This is an optimization exercise on Yosys and OpenROAD, whose aim is small area and a short achievable clock period, not a production implementation. In this exercise RTL edits were held to simulation tests only and were not proved equivalent to the original. The series may have gaps, and a smaller design here may also do less where the tests do not look. Power figures rest on the tool's default switching activity, not on a simulated workload.

### design/flow/config.mk
export PLATFORM = sky130hd
export DESIGN_NAME = Addition_Subtraction
export DESIGN_NICKNAME = Addition_Subtraction
export VERILOG_FILES = /design/flow/design.v
export SDC_FILE = /design/flow/constraint.sdc
export NUM_CORES = 4
export LEC_CHECK = 0
export CAP_MARGIN = 20
export CORE_MARGIN = 2
export CORE_UTILIZATION = 35
export SLEW_MARGIN = 20
### design/flow/run.sh
#!/bin/bash
# synth_recipe.tcl (not shown) runs the flow's synth.tcl, then flattens the netlist and writes it again
# the make line also repeats each setting of config.mk as NAME=value (left out here)
make -C /OpenROAD-flow-scripts/flow DESIGN_CONFIG=/design/flow/config.mk WORK_HOME=/design/flow/orfs CLKGATE_MAP_FILE= SYNTH_SCRIPT=/design/flow/synth_recipe.tcl finish
### design/flow/constraint.sdc
create_clock -name core_clock -period 13.0 [get_ports {i_clk}]
set_input_delay 2.6000 -clock core_clock [delete_from_list [all_inputs] [get_ports {i_clk}]]
set_output_delay 2.6000 -clock core_clock [all_outputs]
set_load 0.01 [all_outputs]
### design/flow/design.v
module priority_encoder(
			input [24:0] significand,
			input [7:0] exp_a,
			output reg [24:0] Significand,
			output [7:0] exp_sub
			);
reg [4:0] shift;
always @(significand)
begin
	casex (significand)
		25'b1_1xxx_xxxx_xxxx_xxxx_xxxx_xxxx :	begin
													Significand = significand;
									 				shift = 5'd0;
								 			  	end
		25'b1_01xx_xxxx_xxxx_xxxx_xxxx_xxxx : 	begin
										 			Significand = significand << 1;
									 				shift = 5'd1;
								 			  	end
		25'b1_001x_xxxx_xxxx_xxxx_xxxx_xxxx : 	begin
										 			Significand = significand << 2;
									 				shift = 5'd2;
								 				end
		25'b1_0001_xxxx_xxxx_xxxx_xxxx_xxxx : 	begin
													Significand = significand << 3;
								 	 				shift = 5'd3;
								 				end
		25'b1_0000_1xxx_xxxx_xxxx_xxxx_xxxx : 	begin
									 				Significand = significand << 4;
								 	 				shift = 5'd4;
								 				end
		25'b1_0000_01xx_xxxx_xxxx_xxxx_xxxx : 	begin
									 				Significand = significand << 5;
								 	 				shift = 5'd5;
								 				end
		25'b1_0000_001x_xxxx_xxxx_xxxx_xxxx : 	begin						 
									 				Significand = significand << 6;
								 	 				shift = 5'd6;
								 				end
		25'b1_0000_0001_xxxx_xxxx_xxxx_xxxx : 	begin						 
									 				Significand = significand << 7;
								 	 				shift = 5'd7;
								 				end
		25'b1_0000_0000_1xxx_xxxx_xxxx_xxxx : 	begin						 
									 				Significand = significand << 8;
								 	 				shift = 5'd8;
								 				end
		25'b1_0000_0000_01xx_xxxx_xxxx_xxxx : 	begin						 
									 				Significand = significand << 9;
								 	 				shift = 5'd9;
								 				end
		25'b1_0000_0000_001x_xxxx_xxxx_xxxx : 	begin						 
									 				Significand = significand << 10;
								 	 				shift = 5'd10;
								 				end
		25'b1_0000_0000_0001_xxxx_xxxx_xxxx : 	begin						 
									 				Significand = significand << 11;
								 	 				shift = 5'd11;
								 				end
		25'b1_0000_0000_0000_1xxx_xxxx_xxxx : 	begin						 
									 				Significand = significand << 12;
								 	 				shift = 5'd12;
								 				end
		25'b1_0000_0000_0000_01xx_xxxx_xxxx : 	begin						 
									 				Significand = significand << 13;
								 	 				shift = 5'd13;
								 				end
		25'b1_0000_0000_0000_001x_xxxx_xxxx : 	begin						 
									 				Significand = significand << 14;
								 	 				shift = 5'd14;
								 				end
		25'b1_0000_0000_0000_0001_xxxx_xxxx  : 	begin						 
									 				Significand = significand << 15;
								 	 				shift = 5'd15;
								 				end
		25'b1_0000_0000_0000_0000_1xxx_xxxx : 	begin						 
									 				Significand = significand << 16;
								 	 				shift = 5'd16;
								 				end
		25'b1_0000_0000_0000_0000_01xx_xxxx : 	begin						 
											 		Significand = significand << 17;
										 	 		shift = 5'd17;
												end
		25'b1_0000_0000_0000_0000_001x_xxxx : 	begin						 
									 				Significand = significand << 18;
								 	 				shift = 5'd18;
								 				end
		25'b1_0000_0000_0000_0000_0001_xxxx : 	begin						 
									 				Significand = significand << 19;
								 	 				shift = 5'd19;
												end
		25'b1_0000_0000_0000_0000_0000_1xxx :	begin						 
									 				Significand = significand << 20;
								 					shift = 5'd20;
								 				end
		25'b1_0000_0000_0000_0000_0000_01xx : 	begin						 
									 				Significand = significand << 21;
								 	 				shift = 5'd21;
								 				end
		25'b1_0000_0000_0000_0000_0000_001x : 	begin						 
									 				Significand = significand << 22;
								 	 				shift = 5'd22;
								 				end
		25'b1_0000_0000_0000_0000_0000_0001 : 	begin						 
									 				Significand = significand << 23;
								 	 				shift = 5'd23;
								 				end
		25'b1_0000_0000_0000_0000_0000_0000 : 	begin						 
								 					Significand = significand << 24;
							 	 					shift = 5'd24;
								 				end
		default : 	begin
						Significand = (~significand) + 1'b1;
						shift = 8'd0;
					end
	endcase
end
assign exp_sub = exp_a - shift;
endmodule
module Addition_Subtraction(input i_clk,i_rst,
input [31:0] i_operand_a,i_operand_b,
input add_sub_signal,														 
output o_exception,
output reg [31:0] o_operand_o );
wire operation_add_sub_signal;
wire enable;
wire output_sign;
wire [31:0] op_a,op_b;
wire [23:0] significand_a,significand_b;
wire [7:0] exp_diff;
wire [23:0] significand_b_add_sub;
wire [7:0] exp_b_add_sub;
wire [24:0] significand_add;
reg [30:0] add_sum;
wire [23:0] significand_sub_complement;
wire [24:0] significand_sub;
wire [30:0] sub_diff;
wire [24:0] subtraction_diff;
wire [7:0] exp_sub;
wire [7:0] exp_a,exp_b;
wire perform;
assign {enable,op_a,op_b} = (i_operand_a[30:0] < i_operand_b[30:0]) ? {1'b1,i_operand_b,i_operand_a} : {1'b0,i_operand_a,i_operand_b};	 
assign exp_a = op_a[30:23];
assign exp_b = op_b[30:23];
assign o_exception = (&op_a[30:23]) | (&op_b[30:23]);				 
assign output_sign = add_sub_signal ? enable ? !op_a[31] : op_a[31] : op_a[31] ;
assign operation_add_sub_signal = add_sub_signal ? op_a[31] ^ op_b[31] : ~(op_a[31] ^ op_b[31]);
assign significand_a = (|op_a[30:23]) ? {1'b1,op_a[22:0]} : {1'b0,op_a[22:0]};							 
assign significand_b = (|op_b[30:23]) ? {1'b1,op_b[22:0]} : {1'b0,op_b[22:0]};
assign exp_diff = op_a[30:23] - op_b[30:23];											 
assign significand_b_add_sub = significand_b >> exp_diff;
assign exp_b_add_sub = op_b[30:23] + exp_diff;
assign perform = (op_a[30:23] == exp_b_add_sub);										 
assign significand_add = (perform & operation_add_sub_signal) ? (significand_a + significand_b_add_sub) : 25'd0;
assign significand_sub_complement = (perform & !operation_add_sub_signal) ? ~(significand_b_add_sub) + 24'd1 : 24'd0 ;
assign significand_sub = perform ? (significand_a + significand_sub_complement) : 25'd0;
priority_encoder pe(significand_sub,op_a[30:23],subtraction_diff,exp_sub);
assign sub_diff[30:23] = exp_sub;
assign sub_diff[22:0] = subtraction_diff[22:0];
always@(posedge i_clk,posedge i_rst) begin
if(i_rst) begin
o_operand_o <= 32'b0;
add_sum <= 31'b0;
end
else begin
 add_sum[22:0] <= significand_add[24] ? significand_add[23:1] : significand_add[22:0];  
 add_sum[30:23] <= significand_add[24] ? (1'b1 + op_a[30:23]) : op_a[30:23];  
 o_operand_o <= o_exception ? 32'b0 : ((!operation_add_sub_signal) ? {output_sign,sub_diff} : {output_sign,add_sum});
end
end
endmodule
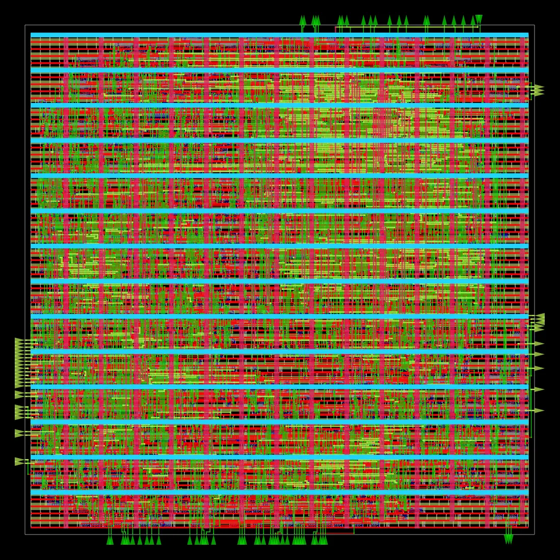
(run_1/top_view.png)
Total Routed Length: 69300 um
Final Instance Area: 18500 um^2

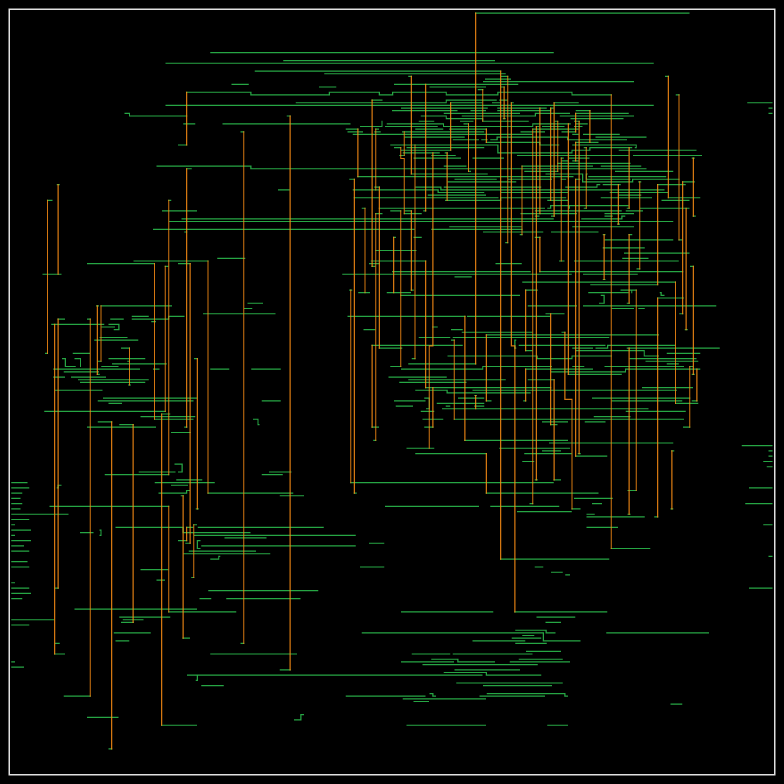
(run_1/layers.png)
Two of the layers only.
legend:
  M3:
    color: green
    wire_length: 6400 um
  M4:
    color: orange
    wire_length: 3870 um
via count: 16719
GRT Util Overall: 0.355

==> impl_metrics.ini, run 1 <==
[place]
dp_hpwl_um = 55400
port_buffers = 99

[cells_and_area]
drive_above_1_share = 0.287
final-instance-count-excl-fill = 2655
nets = 2350
diodes = 0

[sta]
skew_ns = 0.00906
tightest_slew_ns = 1.12
relSlewSlack = 0.246
finalSetupViolCount = 0

[hold_path]
min_delay_path_depth = 2
hold_path_class = flop to flop

[clocking]
insertion_delay_ns = 0.38
root_buffer = clkbuf_16
cts_sinks = 63
numCtsBuffers = 9
clkTransAtPathRegs_ns = 0.06
htreeDepth = 3

[worst_setup_path]
r2r_start = add_sum[16]$_DFF_PP0_
reg2regPathDepth = 2
cp_max_fo = 14
cp-start-kind = input port
required_ns = 13.23
crit_arrival_ns = 12.84
r2r_setup_slack_ns = 11.53
max_stage_delay_ns = 0.55

[synthesis]
yosys_most_used_dff = dfrtp_1
synth.ff_latch_count = 63
synthArstFlopShare = 1.00
ys_types = 98
ys.warnings.count = 2
synth_seq_area_share = 0.121
syn-num-nets = 1927
synth_edf_count = 0

[floorplanning]
floorplan.initialDensity = 0.356
fp.dieArea_um2 = 38800
die_w_um = 197
die_h_um = 197

[drt]
first_iter_violations = 1948
antenna_left = 0
drc = 0
avgViaCountPerCell = 6.30
wire_per_inst_um = 26.1

[power]
p_comb_frac = 0.764
swShare = 0.503
internal_power_mw = 1.03
vdd_drop_max_mv = 0.108
clkPwrFrac = 0.126
total_power_mw = 2.07
cellLeakagePower_nw = 7.98

[grt]
grt_max_degree = 64
grt_pass1_vias = 16448
grt_pass1_wl_um = 103000

[outcome]
status = no timing/DRC/antenna violations
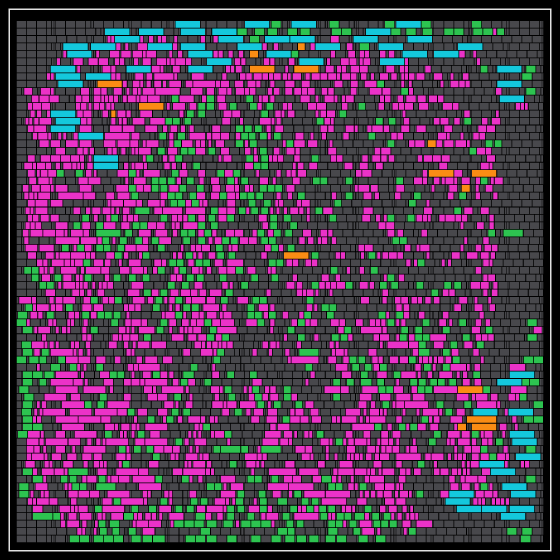
(run_1/class_map.png)
Fill, decap, tap and diode cells in gray.
legend:
  remaining buffers and delay cells:
    color: green
    cells: 535
    share_of_their_area: 25%
  remaining logic cells:
    color: magenta
    cells: 1573
    share_of_their_area: 65%
  clock drivers and dummy loads:
    color: orange
    cells: 16
    share_of_their_area: 1.7%
  registers:
    color: cyan
    cells: 63
    share_of_their_area: 8.8%
Core Box Area: 36600 um^2
utilization after layout: 0.505
Placement Rows: 70
Seq/total area: 0.0853

## run 1: power groups by stage
stage	clock [mW]	combinational, mW	sequential [mW]
global placement	0	1.48	0.230
finish	0.262	1.59	0.227
floorplan	0	0.821	0.241
global route	0.272	1.67	0.230
CTS	0.266	1.48	0.228
detailed placement	0	1.48	0.231
## run 1: cell usage in the layout, fill, tap and decap left out, types with 36 or more instances in the layout
cell / synthesis / layout
nor3_1: 66 / 55
a21oi_1: 101 / 90
xnor2_1: 64 / 59
o21ai_0: 95 / 87
mux2i_1: 64 / 62
buf_4: 7 / 424
inv_1: 74 / 72
xor2_1: 39 / 36
nand3_1: 61 / 59
nand2_1: 144 / 141
nand4_1: 47 / 47
ha_1: 98 / 85
dfrtp_1: 63 / 63
nor2_1: 174 / 168
o22ai_1: 49 / 47
clkdlybuf4s50_1: 0 / 98
## run 1: flip-flops by register name, indices dropped and copies added, names as in the netlist
| name | count |
|---|---|
| o_operand_o | 32 |
| add_sum | 31 |
## run 1: synth_stat cells (all sizes together) (17+ instances only)
cell | n | area share
a211oi | 25 | 0.016
or3 | 17 | 0.0082
a31oi | 20 | 0.0096
a2111oi | 21 | 0.016
a21o | 21 | 0.012
nand4 | 48 | 0.024
mux2i | 65 | 0.050
a21oi | 101 | 0.039
nor3 | 69 | 0.028
o21ai | 102 | 0.040
clkbuf | 88 | 0.025
o22ai | 49 | 0.024
xnor2 | 64 | 0.043
nand3 | 61 | 0.023
mux4 | 29 | 0.050
nor4 | 40 | 0.021
nor2 | 174 | 0.050
dfrtp | 63 | 0.12
ha | 98 | 0.094
buf | 35 | 0.014
nand2 | 144 | 0.041
xor2 | 39 | 0.026
inv | 80 | 0.023
## run 1: metrics by stage
stage / worst slack [ns] / hold WS [ns] / area [um^2] / utilization
2_1_floorplan: 0.0259 / 0.449 / 13300 / -
3_3_place_gp: -0.322 / 0.462 / 17600 / 0.481
3_5_place_dp: -0.474 / 0.474 / 17600 / 0.481
4_1_cts: 0.0463 / 0.490 / 17900 / 0.489
5_1_grt: -0.161 / 0.521 / 18500 / 0.505
6_report: 0.390 / 0.489 / 18500 / 0.505
## run 1: cell families after synthesis
kind of cell,after synthesis,share of synthesized area
flip-flops,63,0.121
multiplexers,98,0.104
buffers and inverters,203,0.0625
AO/OA/AOI/OAI,536,0.291
AND/OR/NAND/NOR,653,0.250
XOR/XNOR,105,0.0728
adder cells (fa/ha/maj),101,0.0987
## run 1: final cells by class
cell class	count	area, um^2
Tap cell	468	586
Inverter	80	300
Clock inverter	7	77.6
Fill cell	3661	18100
Clock buffer	9	225
Timing Repair Buffer	535	4390
Multi-Input combinational cell	1493	11300
Sequential cell	63	1580
## run 1: worst max-delay path by stage
stage                    startpoint                        end
CTS                 i_operand_b[18]  o_operand_o[29]$_DFF_PP0_
global placement    i_operand_b[18]  o_operand_o[30]$_DFF_PP0_
detailed placement  i_operand_b[29]  o_operand_o[30]$_DFF_PP0_
global route        i_operand_b[29]  o_operand_o[29]$_DFF_PP0_
finish              i_operand_b[29]  o_operand_o[28]$_DFF_PP0_
floorplan           i_operand_b[28]  o_operand_o[30]$_DFF_PP0_
## run 1: routing by layer
layer,part of all wire,global-route usage,vias to the layer above
li1,-,-,7624
met1,0.41,0.448,8018
met2,0.44,0.557,855
met3,0.092,0.0931,222
met4,0.056,0.181,0
met5,0,0,-
## run 1: timing repair
action,4_1_cts,5_1_grt
cloned,0,1
hold endpoints to repair,0,0
buffers inserted,0,12
setup endpoints to repair,4,28
resized for setup,3,89
hold buffers,0,0
pin swaps,1,36
## run 1: critical path, delay by kind of cell
family | cells | cell delay, ns
AND/OR/NAND/NOR | 18 | 3.35
AO/OA/AOI/OAI | 13 | 2.79
buffers and inverters | 8 | 1.56
multiplexers | 3 | 1.24
adder cells (fa/ha/maj) | 4 | 1.17
XOR/XNOR | 1 | 0.13
## Run 2: files that changed since run 1, shown whole
removed: design/flow/run.sh
==> design/flow/design.v <==
module Addition_Subtraction(input i_clk, i_rst,
input [31:0] i_operand_a, i_operand_b,
input add_sub_signal,
output o_exception,
output [31:0] o_operand_o);
wire [31:0] a = i_operand_a, b = i_operand_b;
wire exc = (&a[30:23]) | (&b[30:23]);
wire [8:0] dab9 = {1'b0, a[30:23]} - {1'b0, b[30:23]};
wire [7:0] dba = b[30:23] - a[30:23];
wire elt = dab9[8];
wire eeq = a[30:23] == b[30:23];
wire neg = eeq & (a[22:0] < b[22:0]);
wire azero = ~|a[30:0];
wire swap = elt | neg;
wire [22:0] mA = exc ? 23'd0 : elt ? b[22:0] : a[22:0];
wire [22:0] mB = elt ? a[22:0] : b[22:0];
wire [7:0] eA = exc ? 8'd0 : elt ? b[30:23] : a[30:23];
wire hB = elt ? |a[30:23] : |b[30:23];
wire big_ab = (|dab9[7:5]) | (&dab9[4:3]);
wire big_ba = (|dba[7:5]) | (&dba[4:3]);
wire dbig = elt ? big_ba : big_ab;
wire d4 = elt ? dba[4] : dab9[4];
wire d3 = elt ? dba[3] : dab9[3];
wire [2:0] dlo = elt ? dba[2:0] : dab9[2:0];
wire [23:0] sB = exc ? 24'd0 : {hB, mB};
wire [23:0] sBc = dbig ? 24'd0 : d4 ? {16'd0, sB[23:16]} : d3 ? {8'd0, sB[23:8]} : sB;
wire za2 = ~|a[30:16], za1 = ~|a[15:8];
wire zb2 = ~|b[30:16], zb1 = ~|b[15:8];
wire z2 = exc | (elt ? za2 : zb2);
wire z1 = exc | (elt ? za1 : zb1);
wire hz = dbig | d4 | (d3 ? z2 : (z2 & z1));
reg [22:0] r1_mA;
reg [7:0]  r1_eA;
reg [23:0] r1_sB;
reg [2:0]  r1_d;
reg        r1_sign, r1_add, r1_exc, r1_hz, r1_neg, r1_nz;
always @(posedge i_clk) begin
  r1_mA   <= mA;
  r1_eA   <= eA;
  r1_sB   <= sBc;
  r1_d    <= dlo;
  r1_sign <= ~exc & ((swap ? b[31] : a[31]) ^ (add_sub_signal & swap));
  r1_add  <= exc | ~(a[31] ^ b[31] ^ add_sub_signal);
  r1_exc  <= exc;
  r1_hz   <= hz;
  r1_neg  <= neg & ~azero;
  r1_nz   <= neg & azero;
end
wire [23:0] sA = {|r1_eA, r1_mA};
wire [23:0] t = r1_sB >> r1_d;
reg [7:0] lowmask;
always @* case (r1_d)
  3'd0: lowmask = 8'hff; 3'd1: lowmask = 8'hfe; 3'd2: lowmask = 8'hfc; 3'd3: lowmask = 8'hf8;
  3'd4: lowmask = 8'hf0; 3'd5: lowmask = 8'he0; 3'd6: lowmask = 8'hc0; default: lowmask = 8'h80;
endcase
wire t0 = r1_hz & ~(|(r1_sB[7:0] & lowmask));
wire sub = ~r1_add;
wire t0s = sub & t0;
wire inv = t0s | (sub & r1_neg);
wire [23:0] Y = t ^ {24{sub}};
wire [25:0] v2 = {1'b0, sA, 1'b1} + {1'b0, Y, sub & ~t0 & ~r1_neg};
wire [24:0] v = v2[25:1];
wire [23:0] w = v[23:0] ^ {24{inv}};
reg [4:0] z;
integer i;
always @* begin
  z = 5'd24;
  for (i = 0; i < 24; i = i + 1) if (w[i]) z = 5'd23 - i;
end
wire carry = r1_add & v[24];
wire [22:0] u = carry ? v[23:1] : w[22:0];
wire [4:0] q = (r1_add | t0 | r1_nz) ? 5'd0 : z;
wire [7:0] eAp1 = r1_eA + 8'd1;
wire [7:0] eA1 = carry ? eAp1 : r1_eA;
reg [22:0] r2_u;
reg [4:0]  r2_q;
reg [7:0]  r2_e;
reg        r2_sign, r2_exc;
always @(posedge i_clk or posedge i_rst) begin
  if (i_rst) begin
    r2_u    <= 23'd0;
    r2_q    <= 5'd0;
    r2_e    <= 8'd0;
    r2_sign <= 1'b0;
    r2_exc  <= 1'b0;
  end else begin
  r2_u    <= u;
  r2_q    <= q;
  r2_e    <= eA1;
  r2_sign <= r1_sign;
  r2_exc  <= r1_exc;
  end
end
wire [22:0] n = r2_u << r2_q;
assign o_exception = r2_exc;
assign o_operand_o = {r2_sign, r2_e - {3'd0, r2_q}, n};
endmodule
==> design/flow/flow/run.sh <==
#!/bin/bash
export BUFFER_PORTS_ARGS="-buffer_cell sky130_fd_sc_hd__buf_1"
export SETUP_SLACK_MARGIN=8
bash standard.sh > standard.log 2>&1
==> design/flow/standard.sh <==
#!/bin/bash
# synth_recipe.tcl (not shown) runs the flow's synth.tcl, then flattens the netlist and writes it again
# the make line also repeats each setting of config.mk as NAME=value (left out here)
make -C /OpenROAD-flow-scripts/flow DESIGN_CONFIG=/design/flow/config.mk WORK_HOME=/design/flow/orfs CLKGATE_MAP_FILE= SYNTH_SCRIPT=/design/flow/synth_recipe.tcl "${@:-finish}"
==> design/flow/config.mk <==
export PLATFORM = sky130hd
export DESIGN_NAME = Addition_Subtraction
export DESIGN_NICKNAME = Addition_Subtraction
export VERILOG_FILES = /design/flow/design.v
export SDC_FILE = /design/flow/constraint.sdc
export NUM_CORES = 4
export LEC_CHECK = 0
export ABC_AREA = 1
export CAP_MARGIN = 20
export CORE_MARGIN = 2
export CORE_UTILIZATION = 60
export CTS_BUF_LIST = sky130_fd_sc_hd__clkbuf_4 sky130_fd_sc_hd__clkbuf_8
export SLEW_MARGIN = 20
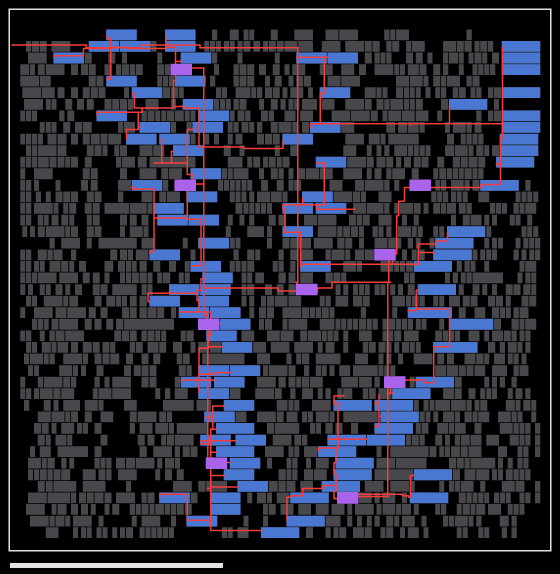
(run_2/clock_wires.png)
The bar under the picture is 50 um long.
legend:
  flip-flops:
    color: blue
    count: 102
  clock-net drivers:
    color: purple
    count: 9
  clock wires:
    color: red
    length: 1160 um
routed clock nets: 10
Clock Latency Late Sink: 0.39 ns
clock power share: 0.098

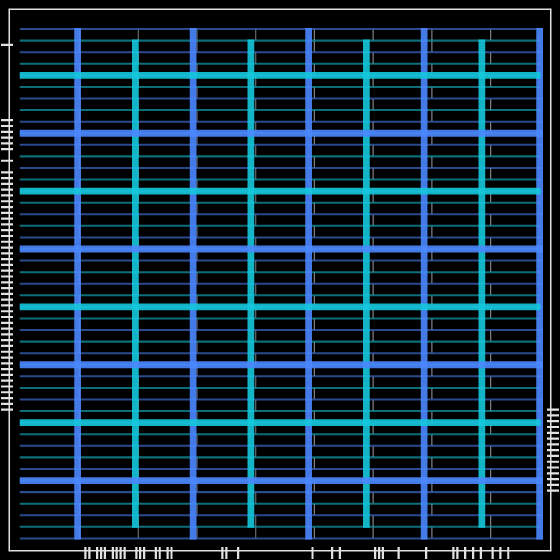
(run_2/floorplan.png)
Pins as bars on the die edge. Tap cells in gray.
legend:
  VDD:
    color: cyan
  VSS:
    color: blue
met1 rails: 45
met5 straps: 8
signal pins: 100
rows: 44
die height: 127 um
peak supply drop: 0.0800 mV

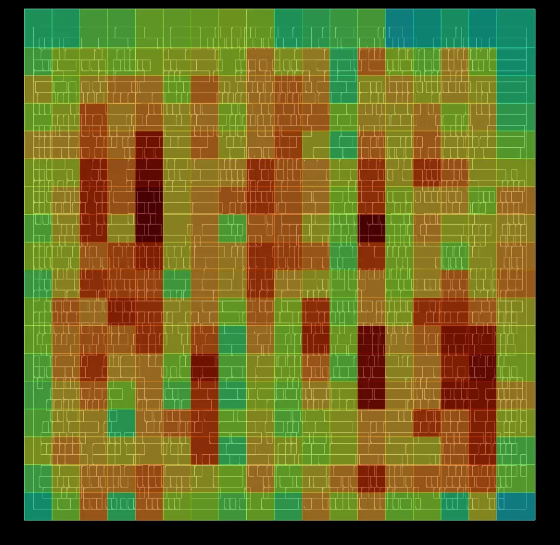
(run_2/congestion_map.png)
GR Util met1: 0.379
GRT Util Overall: 0.299
gr busiest metal: met2

==> run 2 against run 1 <==
Effect of this change:
- combinational power is 6% lower
- maximum frequency rose to 2.6 times the previous value
- worst setup slack gained 7.7 ns
- still clean
- final cell count decreased by 37%
- hold slack lost 0.15 ns
- register-to-register slack lost 3.1 ns
- largest power group unchanged
- highest routed layer unchanged
- sequential cell count increased by 39
==> impl_metrics.ini, run 2 <==
[sta]
tightest_slew_ns = 0.663
finalSetupViolCount = 0
skew_ns = 0.0165

[drt]
antenna_left = 0
drc = 0
via_count = 9221
first_iter_violations = 455
totalWireLength_um = 24400
wire_per_inst_um = 14.7

[place]
port_buffers = 99
placedInstanceArea_um2 = 9450
dp_hpwl_um = 18900

[grt]
grt_pass1_vias = 8197
grt_pass1_wl_um = 38800
grt_max_degree = 52

[floorplanning]
rows = 44
floorplan.initialDensity = 0.619
core_um2 = 14600
fp.dieArea_um2 = 16100

[worst_setup_path]
crit_buf_inv = 2
cp_top_family = flip-flops
cp_max_fo = 2
required_ns = 10.40
cp-start-kind = flop

[clocking]
numCtsBuffers = 9
clkTransAtPathRegs_ns = 0.09

[cells_and_area]
drive_above_1_share = 0.0772
utilization = 0.691
stdcell_area_um2 = 10100
diodes = 0
final_cell_mix = 365 x nand2_1, 137 x inv_1, 132 x o21ai_0
regMostFlops = r1_sB

[synthesis]
synthArstFlopShare = 0.373
synth_seq_area_share = 0.246
yosysMostFrequentCell = nand2_1
syn-num-nets = 1528
synth_edf_count = 0
synth.ff_latch_count = 102
yosysTopAreaCell = nand2_1
ys.warnings.count = 1
yosys_most_used_dff = dfxtp_1
synth_area_leaders = nand2_1 15%, dfxtp_1 14%, dfrtp_1 10%
yosysTopAreaCellShare = 0.153
synth_common_cells = 370 x nand2_1, 142 x inv_1, 140 x o21ai_0

[hold_path]
hold_path_class = flop to flop

[power]
internal_power_mw = 1.02
total_power_mw = 2.14
swShare = 0.521
cellLeakagePower_nw = 4.86

[outcome]
status = no timing/DRC/antenna violations
-- run 2: cell types whose count changed in the layout (fill, tap and decap cells not counted), moves of 48 or more --
cell,change
buf_1,+96
buf_4,-399
clkdlybuf4s50_1,-98
dfxtp_1,+64
inv_1,+65
mux2i_1,-54
nand2_1,+224
nor2_1,-83
nor3_1,-48
xnor2_1,-49
-- run 2: what timing repair did --
item / 4_1_cts / 5_1_grt
cloned: 4 / 1
setup endpoints to repair: 69 / 46
setup buffers: 7 / 14
pin swaps: 1 / 12
resized for setup: 32 / 29
-- run 2: area by class of cell --
cell class              count  area (um^2)
clock buffers              12          153
clock inverters             4         53.8
fillers                  1346         4520
inverters                 153          621
multi-input cells        1074         6120
flip-flops and latches    102         2240
well taps                 184          230
repair buffers            129          688
repair inverters            2         12.5
-- run 2: layer usage --
metal,global-route usage,up-vias,wire [um]
li1,-,4782,-
met1,0.379,4109,10800
met2,0.526,276,11800
met3,0.0291,54,1090
met4,0.114,0,732
met5,0,-,0
-- run 2: path summary, 6_finish.rpt --
check,startpoint,end,slack [ns],depth (start not counted)
hold reg to reg,r1_exc$_DFF_P_,r2_exc$_DFF_PP0_,0.33,0
setup / recovery,r2_q[1]$_DFF_PP0_,o_operand_o[30],8.07,11
min in group asynchronous,i_rst,r2_sign$_DFF_PP0_,2.28,3
hold / removal,r1_exc$_DFF_P_,r2_exc$_DFF_PP0_,0.33,0
setup reg to reg,r1_d[0]$_DFF_P_,r2_q[3]$_DFF_PP0_,8.44,28
max in group asynchronous,i_rst,r2_q[0]$_DFF_PP0_,10.34,3
-- run 2: power by group through the flow --
stage | registers, mW | logic, mW | clock network, mW
after floorplan | 0.423 | 1.10 | 0
after global placement | 0.453 | 1.37 | 0
after detailed placement | 0.453 | 1.39 | 0
after CTS | 0.444 | 1.43 | 0.213
after global routing | 0.445 | 1.67 | 0.223
final | 0.439 | 1.49 | 0.209
-- run 2: cells by family (layout without fill, tap and decap cells) --
family | count (synthesis) | count (layout) | share of synthesized area
AO/OA/AOI/OAI | 339 | 340 | 0.207
XOR/XNOR | 78 | 78 | 0.0786
adder cells (fa/ha/maj) | 72 | 72 | 0.103
buffers and inverters | 214 | 300 | 0.0918
flip-flops | 102 | 102 | 0.246
multiplexers | 8 | 8 | 0.00884
AND/OR/NAND/NOR | 576 | 576 | 0.264
-- run 2: metrics by stage --
stage                     setup slack (ns)  std cells  hold slack (ns)
after floorplan                       8.02       1389            0.316
after CTS                             8.03       1644            0.335
after global routing                  7.86       1660            0.336
after global placement                5.12       1617            0.319
after detailed placement              5.08       1617            0.323
final                                 8.07       1660            0.334

re-timing with driven ports:
In the flow no input, the clock included, has a driving cell. The finished layouts below were timed again as built, in two steps. Step 1 sets driving cells, clkbuf_16 on the clock port and buf_2 on the other inputs (assumed; they add their load-dependent delay and slew). Step 2, shift: input delay + t, output delay - t, t = (earliest + latest rising clock arrival at the registers) / 2. This alone moves slack from input paths to output paths. Slacks: ideal ports / drivers / drivers and shift; pairs: ideal ports / drivers.
| run | t, ns | slack for setup (ns) | worst setup path at the end | clock arrival spread, ns |
|---|---|---|---|---|
| run 1 | 0.422 | 0.390 / 0.404 / -0.019 | input to register | 0.011 / 0.011 |
| run 2 | 0.421 | 8.071 / 8.030 / 7.732 | input to register | 0.016 / 0.016 |
Met with ideal ports but missed after step 2: setup timing in run 1. The setup slack of run 1, which loses most, moves by +0.014 ns with the drivers and by -0.409 ns with both steps.
